Source: an optimization exercise on an open RTL-to-GDS flow (aim: small area, a short achievable clock period and few clock cycles per item). Production flows keep margins and buffers that such runs may drop. The series may have gaps, and a smaller design here may also do less where the tests do not look. No run shown here included a check of the RTL's function; only the layout flow was run.

==> flow/design.v, too long to show whole: its modules and the start of the top module <==
// module Raptor64Mult: 3049 lines
// module bmx: 5 lines
// module bx: 5 lines
// module bxn: 5 lines
// module fa3: 6 lines
// module ha2: 6 lines
// module fa1c: 6 lines
module Raptor64Mult(rst, clk, ld, sgn, isMuli, a, b, imm, o, done);
  // ...
==> flow/run.sh <==
#!/bin/bash
# synth_recipe.tcl (not shown) runs the flow's synth.tcl, then flattens the netlist and writes it again
# the make line also repeats each setting of config.mk as NAME=value (left out here)
make -C /OpenROAD-flow-scripts/flow DESIGN_CONFIG=/design/flow/config.mk WORK_HOME=/design/flow/orfs CLKGATE_MAP_FILE= SYNTH_SCRIPT=/design/flow/synth_recipe.tcl finish
==> flow/config.mk <==
export PLATFORM = sky130hd
export DESIGN_NAME = Raptor64Mult
export DESIGN_NICKNAME = Raptor64Mult
export VERILOG_FILES = /design/flow/design.v
export SDC_FILE = /design/flow/constraint.sdc
export NUM_CORES = 4
export LEC_CHECK = 0
export ABC_CLOCK_PERIOD_IN_PS = 3000
export CAP_MARGIN = 20
export CORE_MARGIN = 2
export CORE_UTILIZATION = 55
export SETUP_SLACK_MARGIN = 5
export SLEW_MARGIN = 20
export SYNTH_HIERARCHICAL = 1
export SYNTH_MINIMUM_KEEP_SIZE = 0
==> flow/constraint.sdc <==
create_clock -name core_clock -period 10.0 [get_ports {clk}]
set_input_delay 2.0000 -clock core_clock [delete_from_list [all_inputs] [get_ports {clk}]]
set_output_delay 2.0000 -clock core_clock [all_outputs]
set_load 0.01 [all_outputs]
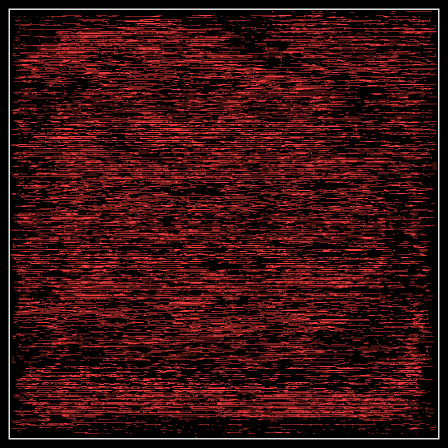
Figure 1: run 1, the metal 1 layer.
The wires run mostly horizontal. The layer holds 35% of the routed length. 5,032 nets have wire on it. The layer carries 59.1 mm of wire. The longest straight run is 92.9 µm.

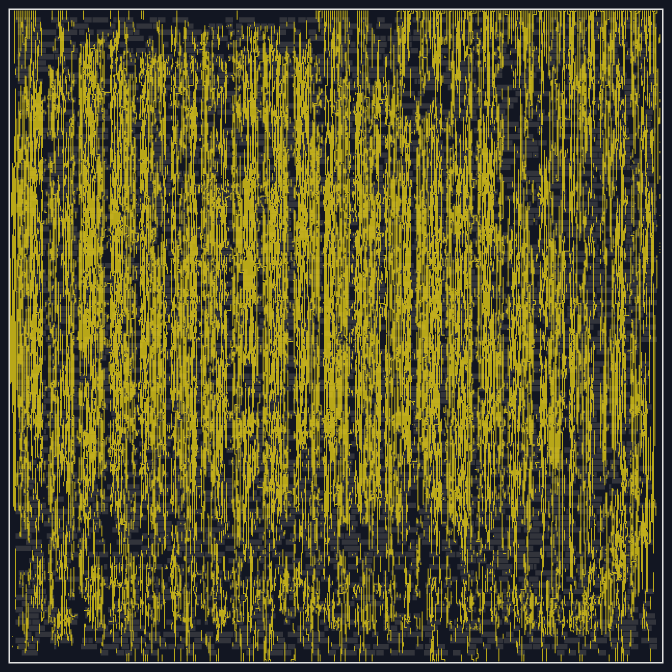
Figure 2: run 1, signal wires on met2.
The wires run mostly vertical. The layer holds 46% of the routed length.

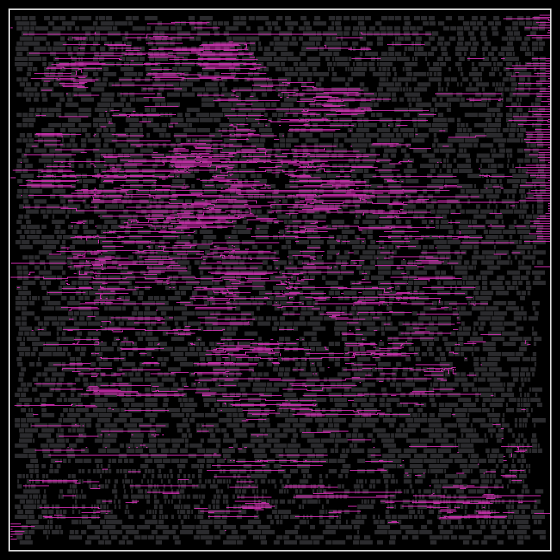
Figure 3: run 1, the metal 3 layer.
The layer carries 16,900 µm of wire. The wires run mostly horizontal.

==> results.py, run 1 <==
metrics = {
    "run_status": {
        "status": "timing/DRC/antenna clean",
    },
    "layout": {
        "nNetsFinal": 5444,
        "final_area_um2": 51400,
        "largest_register_ffs": 66,
        "post-route-util_pct": 63.9,
        "stdcell_count": 5478,
        "syn2layout_area_growth_pct": 15.3,
        "n_fill_cell": 6611,
        "drive_gt1_share_pct": 5.96,
    },
    "timing": {
        "tightest_slew_ns": 1.25,
        "hold_ws_ns": 0.439,
        "period_minus_slack_ns": 4.79,
        "relSlewSlack_pct": 16.6,
        "setup_ws_ns": 5.21,
        "fmax_mhz": 209,
        "hold_violations": 0,
        "fin_crit_sh_pct": 47.9,
        "drv_slew": 0,
        "rsz0062_at_grt": "no",
        "clock_skew_ns": 0.0427,
        "setup_viol": 0,
        "finalSetupTns_ns": 0,
    },
    "logic_synthesis": {
        "yosysMostFrequentCell": "xor2_1",
        "synth_top_family_by_area": "adder cells",
        "ys_seq_elements": 415,
        "synth_xor_area_share_pct": 16.0,
        "avgSynthCellArea_um2": 11.2,
        "yosysSeqAreaShare_pct": 18.6,
        "netlist_top_cells_area": "fa_1 32%, dfxtp_1 19%, xor2_1 15%",
        "async_flop_share_pct": 0,
        "yosysTopAreaCell": "fa_1",
        "netlist_instances": 3977,
        "syn_area_um2": 44600,
        "synth_fa_ha_area_share_pct": 36.5,
        "yosys.area_share.simple_pct": 5.93,
        "synth_cell_types": 83,
        "yosys.area.top_type_share_pct": 31.6,
        "synth_edf_count": 0,
        "yosys-top-cells-count": "743 x xor2_1, 715 x a22o_1, 704 x fa_1",
        "synth_warnings": 7,
        "synth_compound_area_share_pct": 19.9,
        "synth_ff_type": "dfxtp_1",
        "synth_mux_area_share_pct": 1.56,
    },
    "placed_design": {
        "dp.cells": 5375,
        "place_congestion": 0.901,
        "numPortBuffers": 325,
        "place_ws_ns": 5.41,
        "placed_area_um2": 49500,
        "dpl.hpwl_um": 111000,
    },
    "global_routing": {
        "use_met3_pct": 10.2,
        "grt_use_met1_pct": 46.6,
        "antenna_found_initial": 8,
        "grt-ovfl-total": 0,
        "grt_busiest_layer": "met2",
        "grt_max_degree": 80,
        "grt_pass1_wl_um": 247000,
        "use_met2_pct": 65.1,
        "grt_pass1_vias": 37300,
        "track_usage_pct": 40.7,
    },
    "detailed_routing": {
        "wl_um": 171000,
        "route.detailed.drc": 0,
        "wl_met3_um": 16900,
        "dr.pass1.iters": 7,
        "antenna_left": 0,
        "routedWlPerCell_um": 31.2,
        "routed-via-count": 35800,
        "top_layer": "met5",
        "wl_met1_um": 59100,
        "drtIter0Drc": 3206,
        "vias_per_cell": 6.53,
        "wl_met2_um": 78600,
    },
    "run": {
        "drv_cap": 0,
    },
    "clock_network": {
        "cts_made_buffers": 51,
        "cts_hold_buffers": 0,
        "cts_buffer_depth": 3,
        "path_clk_slew_ns": 0.07,
        "cts.sinks": 415,
        "htree_levels": 2,
        "cts_setup_buffers": 0,
        "cts-root-buf": "clkbuf_16",
        "insertion_delay_ns": 0.66,
        "tritoncts": "yes",
    },
    "die": {
        "io_pins": 326,
        "core_area_um2": 80400,
        "die-area_um2": 83300,
        "die_y_um": 289,
        "initial_utilization_pct": 55.4,
        "fp.dieW_um": 289,
        "rows": 104,
    },
    "setup_path": {
        "cp-end-kind": "output port",
        "worst_ep_arrival_time_ns": 2.79,
        "r2r_cells": 8,
        "critPathLaunchType": "flip-flop",
        "criticalPathCategory": "flip-flop to output port",
        "critPathRequiredTime_ns": 8.00,
        "worst-path-max-fanout": 45,
        "rrSetupSlack_ns": 5.32,
    },
    "min_path": {
        "hold_path_depth": 1,
        "hp-class": "flip-flop to flip-flop",
    },
}
run 1: placed cells by master, fill, tap and decap left out, types with 23 or more instances in the layout:
cell             synthesis  final
ha_1                   174    174
buf_4                    1     89
nor2_1                 111    111
mux2i_1                 66     66
nand2_1                125    125
fa_1                   704    704
nor2b_1                136    136
dfxtp_2                  0     26
dfxtp_1                415    377
clkbuf_16                0     51
o21ai_0                 91     91
a21oi_1                160    160
xnor2_1                 72     71
xor2_1                 743    743
a22o_1                 715    715
inv_1                   82     82
clkdlybuf4s50_1          0    323
nand4_1                 23     23
a21o_1                  38     38
run 1: what timing repair did:
| action | CTS | global route |
|---|---|---|
| gates resized for setup | 1 | 0 |
| endpoints found under the setup margin | 1 | 0 |
| endpoints found under the hold margin | 0 | 0 |
run 1: cell type report:
cell class	count	area (µm²)	area share (%)
Timing Repair Buffer	415	3940	7.66
Multi-Input combinational cell	3403	35600	69.3
Inverter	83	312	0.606
Sequential cell	415	8390	16.3
Clock inverter	26	379	0.738
Antenna cell	8	20.0	0.0389
Tap cell	1060	1330	2.58
Clock buffer	68	1430	2.78
run 1: critical path: stages, from the launching register on:
cell             delay (ns)
dfxtp_4                0.79
buf_6                  0.65
clkdlybuf4s50_1        0.67
Figure 4. Congestion heat map (run 1).
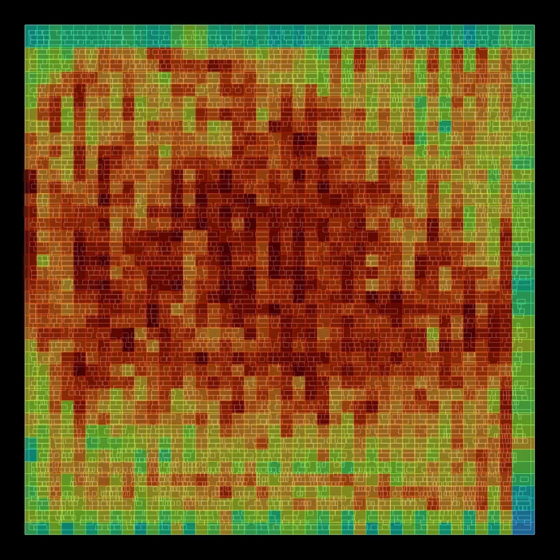

## Run 2: large edit since run 1, in outline
flow/design.v: 3082 -> 3101 lines; modules unchanged: 6
  Raptor64Mult: edited, 3049 -> 3068 lines
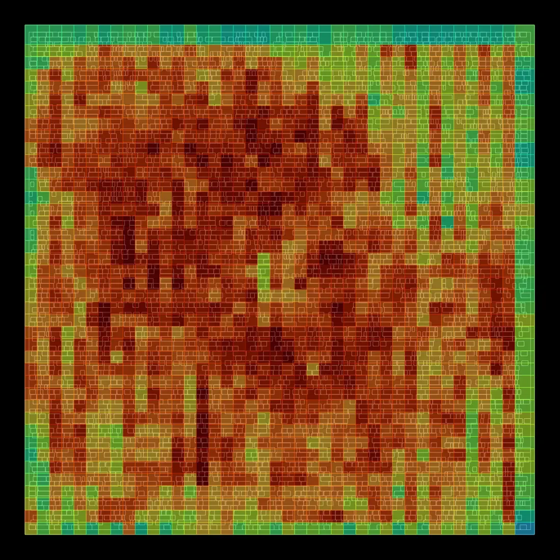
Figure 5: run 2, congestion heat map.
M2 GR Usage: 68.0%
routing usage on met1: 51.4%

==> results.py, run 2 <==
metrics = {
    "global_routing": {
        "grt_busiest_layer": "met2",
        "antenna_found_initial": 4,
        "grt_pass1_wl_um": 261000,
    },
    "setup_path": {
        "worst_ep_arrival_time_ns": 4.50,
        "r2r_cells": 8,
        "critPathLaunchType": "flip-flop",
        "worst-path-stages": 15,
        "criticalPathCategory": "flip-flop to output port",
        "cp_slowest_cell": "or4_4",
        "critPathRequiredTime_ns": 8.00,
        "slowest_delay_ns": 0.57,
        "critPathBufInv": 4,
    },
    "clock_network": {
        "cts_made_buffers": 45,
        "htree_levels": 2,
        "cts_buffer_depth": 3,
        "ctsResizeCount": 441,
        "path_clk_slew_ns": 0.06,
        "insertion_delay_ns": 0.62,
        "cts.sinks": 344,
    },
    "logic_synthesis": {
        "syn_area_um2": 44000,
        "synth_ff_type": "dfxtp_1",
        "yosys.area.top_type_share_pct": 32.9,
        "netlist_top_cells_area": "fa_1 33%, dfxtp_1 16%, xor2_1 15%",
        "avgSynthCellArea_um2": 10.9,
        "yosysTopAreaCell": "fa_1",
        "yosysMostFrequentCell": "xor2_1",
        "yosysSeqAreaShare_pct": 15.6,
        "synth_cell_types": 74,
    },
    "timing": {
        "period_minus_slack_ns": 6.50,
        "rsz0062_at_grt": "yes",
        "drv_slew": 0,
    },
    "die": {
        "die-area_um2": 82300,
        "initial_utilization_pct": 55.6,
        "core_area_um2": 79100,
        "io_pins": 326,
        "fp.dieW_um": 287,
    },
    "run_status": {
        "status": "timing/DRC/antenna clean",
    },
    "layout": {
        "syn2layout_area_growth_pct": 18.1,
        "drive_gt1_share_pct": 11.7,
        "seq_cells": 344,
        "multi_input_area_share_pct": 71.7,
        "clock_buffers": 59,
        "nonClkBufAreaFrac_pct": 8.77,
        "final_common_cell": "xor2_1",
        "n_fill_cell": 6416,
        "num_antenna_cells": 1,
        "layout_common_cells": "732 x xor2_1, 716 x a22o_1, 716 x fa_1, 298 x dfxtp_1, 250 x clkdlybuf4s50_1",
        "nonClockInverterCount": 96,
        "sh_seq_area_pct": 13.4,
        "regArea_um2": 6990,
        "clk_share_pct": 2.83,
        "multi_input_cells": 3459,
    },
    "min_path": {
        "hold_path_depth": 1,
    },
    "detailed_routing": {
        "routedWlPerCell_um": 32.6,
        "wl_met2_um": 81700,
        "top_layer": "met5",
        "vias_per_cell": 6.72,
    },
    "placed_design": {
        "dp.cells": 5365,
        "numPortBuffers": 325,
    },
}
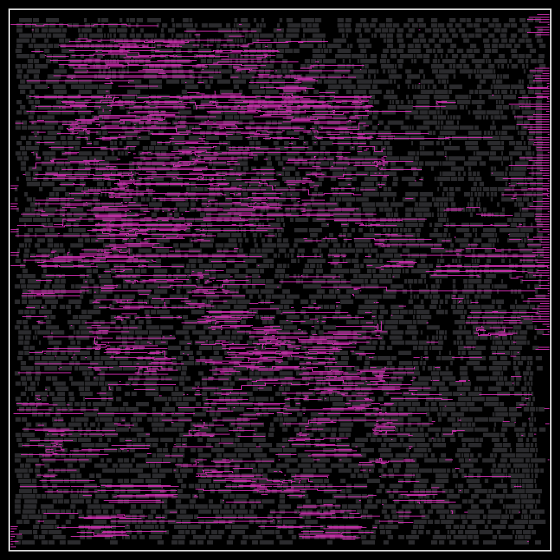
Figure 6: run 2, the metal 3 layer.
vias: 37,200
Routed WL: 180,000 µm
met3 usage: 10.4%

## run 2: cell count changes in the layout (fill, tap and decap cells not counted), sizes merged, moves of 22 or more
cell,delta
a21o,+25
a21oi,-22
buf,+151
clkdlybuf4s50,-73
dfxtp,-71
ha,-31
nand2,-29
nor2,+24
nor2b,+48
o21ai,-52
## run 2: cell families after synthesis
family | share of synthesized area, %
AOI/OAI and AO/OA | 20.5
xor gates and xnor gates | 16.3
adders and majority gates | 37.0
buffers and inverters | 2.34
DFF | 15.6
muxes | 1.51
other | 0.00852
and+or+nand+nor | 6.76
## run 2: stage by stage
step	util, %	area, µm²	setup slack, ns
floorplan	-	44100	4.78
global placement	61.7	48800	3.29
detailed placement	61.7	48800	3.22
CTS	64.9	51300	3.46
global route	65.7	52000	3.42
finish	65.7	52000	3.50
Figure 7. The metal 1 layer (run 2).
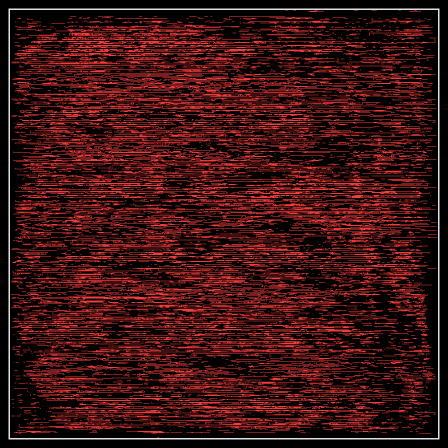

--- run 3: outline of the changes from run 2 ---
flow/design.v: 3101 -> 3724 lines; modules unchanged: 6
  Raptor64Mult: edited, 3068 -> 3664 lines
  pgc: new, 6 lines
  gpn: new, 6 lines
  gn: new, 5 lines
  digq: new, 10 lines
==> module gn as of run 3 <==
module gn(gh, ph, gl, go);
input gh, ph, gl;
output go;
assign go = gh | (ph & gl);
endmodule
==> module digq as of run 3 <==
module digq(clk, one_n, two_n, neg_n, one, two, neg);
input clk;
input [10:0] one_n, two_n, neg_n;
output reg [10:0] one, two, neg;
always @(posedge clk) begin
	one <= one_n;
	two <= two_n;
	neg <= neg_n;
end
endmodule
==> module pgc as of run 3 <==
module pgc(a, b, p, g);
input a, b;
output p, g;
assign p = a ^ b;
assign g = a & b;
endmodule
==> module gpn as of run 3 <==
module gpn(gh, ph, gl, pl, go, po);
input gh, ph, gl, pl;
output go, po;
assign go = gh | (ph & gl);
assign po = ph & pl;
endmodule
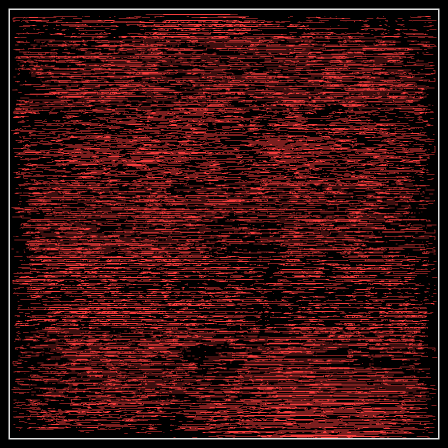
Figure 8: run 3, the metal 1 layer.
The layer carries 67.8 mm of wire. The longest straight run is 133 µm.

==> results.py, run 3 <==
metrics = {
    "run_status": {
        "status": "timing/DRC/antenna clean",
    },
    "layout": {
        "final_area_um2": 53000,
        "nNetsFinal": 5438,
        "syn2layout_area_growth_pct": 16.2,
        "post-route-util_pct": 64.6,
        "stdcell_count": 5490,
        "n_fill_cell": 6645,
        "num_antenna_cells": 0,
        "drive_gt1_share_pct": 5.86,
        "final_common_cell": "xor2_1",
        "layout_common_cells": "772 x xor2_1, 715 x a22o_1, 705 x fa_1, 457 x dfxtp_1, 333 x and2_1",
    },
    "timing": {
        "setup_ws_ns": 5.54,
        "setup_viol": 0,
        "hold_violations": 0,
        "fin_crit_sh_pct": 44.6,
        "relSlewSlack_pct": 13.7,
        "period_minus_slack_ns": 4.46,
        "clock_skew_ns": 0.0258,
        "drv_slew": 0,
        "fmax_mhz": 224,
        "rsz0062_at_grt": "no",
        "hold_ws_ns": 0.449,
        "finalSetupTns_ns": 0,
        "tightest_slew_ns": 1.29,
    },
    "detailed_routing": {
        "drtIter0Drc": 3478,
        "wl_met3_um": 15300,
        "top_layer": "met5",
        "vias_per_cell": 6.37,
        "dr.pass1.iters": 5,
        "route.detailed.drc": 0,
        "routedWlPerCell_um": 30.3,
        "wl_met1_um": 67800,
        "antenna_left": 0,
        "wl_met2_um": 74700,
    },
    "clock_network": {
        "cts-root-buf": "clkbuf_16",
        "ctsResizeCount": 0,
        "htree_levels": 2,
        "cts_setup_buffers": 0,
        "tritoncts": "yes",
        "cts_made_buffers": 57,
        "cts.sinks": 475,
        "insertion_delay_ns": 0.67,
        "path_clk_slew_ns": 0.06,
        "cts_hold_buffers": 0,
        "cts_buffer_depth": 3,
    },
    "setup_path": {
        "cp_slowest_cell": "dfxtp_1",
        "slowest_delay_ns": 1.14,
        "path_common_cell": "fa_1",
        "r2r_cells": 8,
        "cp-end-kind": "flip-flop",
        "cp_cell_sequence": "a22o_1 -> xor2_1 -> fa_1 -> fa_1 -> fa_1 -> fa_1 -> fa_1 -> and2_1",
        "critPathRequiredTime_ns": 10.54,
        "rrSetupSlack_ns": 5.54,
        "criticalPathCategory": "flip-flop to flip-flop",
        "critPathLaunchType": "flip-flop",
        "worst_ep_arrival_time_ns": 5.00,
        "worst-path-max-fanout": 22,
        "crit_family": "adder cells",
        "critPathBufInv": 0,
        "worst-path-stages": 8,
    },
    "logic_synthesis": {
        "yosys.area.top_type_share_pct": 30.9,
        "synth_edf_count": 0,
        "avgSynthCellArea_um2": 11.6,
        "synth_ff_type": "dfxtp_1",
        "ys_seq_elements": 475,
        "synth_cell_types": 59,
        "yosysMostFrequentCell": "xor2_1",
        "netlist_instances": 3921,
        "synth_warnings": 8,
        "yosysSeqAreaShare_pct": 20.8,
        "synth_mux_area_share_pct": 1.50,
        "synth_top_family_by_area": "adder cells",
        "yosys.area_share.simple_pct": 6.34,
        "async_flop_share_pct": 0,
        "syn_area_um2": 45600,
        "synth_fa_ha_area_share_pct": 35.5,
        "netlist_top_cells_area": "fa_1 31%, dfxtp_1 21%, xor2_1 15%",
        "yosysTopAreaCell": "fa_1",
        "synth_xor_area_share_pct": 15.3,
        "synth_compound_area_share_pct": 19.6,
        "yosys-top-cells-count": "772 x xor2_1, 715 x a22o_1, 705 x fa_1",
    },
    "placed_design": {
        "dpl.hpwl_um": 115000,
        "placed_area_um2": 50900,
        "numPortBuffers": 325,
        "place_congestion": 0.976,
        "place_ws_ns": 5.37,
        "dp.cells": 5381,
    },
    "die": {
        "die-area_um2": 85300,
        "io_pins": 326,
        "fp.dieW_um": 292,
        "die_y_um": 292,
        "core_area_um2": 82100,
        "rows": 105,
        "initial_utilization_pct": 55.6,
    },
    "global_routing": {
        "grt_pass1_vias": 36300,
        "track_usage_pct": 39.2,
        "grt-ovfl-total": 0,
        "grt_pass1_wl_um": 247000,
        "antenna_found_initial": 4,
        "grt_max_degree": 98,
    },
    "min_path": {
        "hold_path_depth": 1,
        "hp-class": "flip-flop to flip-flop",
    },
    "run": {
        "drv_cap": 0,
    },
}
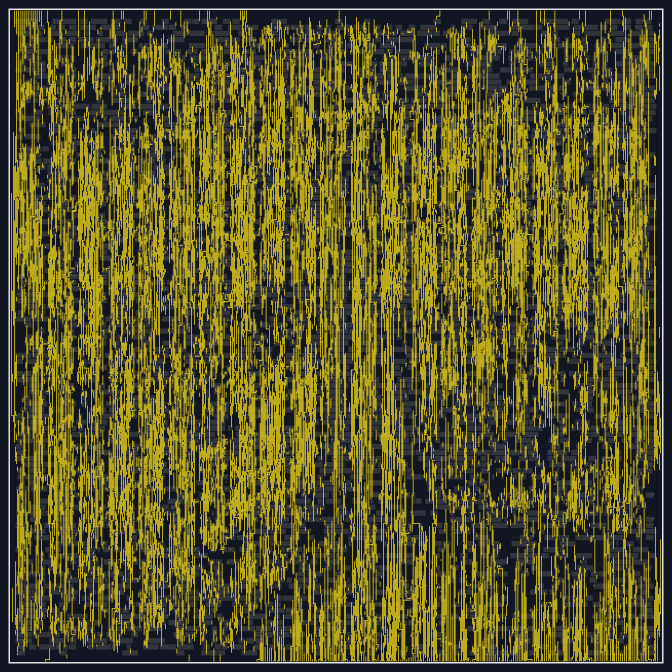
Figure 9: run 3, signal wires on met2.
The wires run mostly vertical. The layer carries 74.7 mm of wire.
vias: 34,900
Routed WL: 166,000 µm
M2 GR Usage: 60.4%

-- run 3: cell types whose count changed after synthesis, moves of 27 or more --
cell / change
nor2_1: -110
o21ai_1: +27
a21oi_1: -126
buf_4: -45
and2_1: +322
clkbuf_1: -33
xnor2_1: -43
nor2b_1: -178
inv_1: -53
nand4_1: -28
dfxtp_1: +131
a21o_1: +171
-- run 3: cells by family after synthesis --
logic type | count (synthesis)
xor gates and xnor gates | 798
and+or+nand+nor | 511
DFF | 475
adders and majority gates | 870
AOI/OAI and AO/OA | 1101
other | 1
muxes | 68
buffers and inverters | 97
-- run 3: metal layers --
layer	vias up	global-route usage [%]
li1	14800	-
met1	17700	54.0
met2	2038	60.4
met3	401	7.69
met4	2	16.6
met5	-	0
-- run 3: layout make-up --
| cell class | instances | area [µm²] | share of cell area [%] |
|---|---|---|---|
| well taps | 1070 | 1340 | 2.52 |
| inverters | 45 | 169 | 0.319 |
| flip-flops and latches | 475 | 9530 | 18.0 |
| repair buffers | 442 | 4140 | 7.80 |
| clock inverters | 41 | 619 | 1.17 |
| multi-input cells | 3350 | 35700 | 67.4 |
| clock buffers | 67 | 1510 | 2.86 |

[separate check: timing with driven ports]
How much do the figures lean on ideal ports? The routed layouts below were timed once more, with nothing changed but the port constraints. Step 1 (the two cells are an assumption about what drives the block):
set clk [get_ports {clk}]
set_driving_cell -lib_cell sky130_fd_sc_hd__clkbuf_16 $clk
set_driving_cell -lib_cell sky130_fd_sc_hd__buf_2 [delete_from_list [all_inputs] $clk]
Step 2, shift: input delay + t, output delay - t, t = (earliest + latest rising clock arrival at the registers) / 2. This alone moves slack from input paths to output paths. Three values: no drivers, after step 1, after step 2; two values: the first two.
| run | t (ns) | setup slack, ns | latest minus earliest clock arrival (ns) | worst data-port slew with drivers (ns) |
|---|---|---|---|---|
| run 1 | 0.710 | 5.208 / 5.135 / 5.320 | 0.043 / 0.043 | 0.09 |
| run 2 | 0.664 | 3.497 / 3.425 / 4.089 | 0.050 / 0.050 | 0.09 |
| run 3 | 0.730 | 5.542 / 5.542 / 5.309 | 0.025 / 0.025 | 0.10 |
After both steps every run listed still meets setup and hold. For run 3, which loses most, drivers alone change the setup slack by 0.000 ns; drivers and shift together by -0.233 ns.
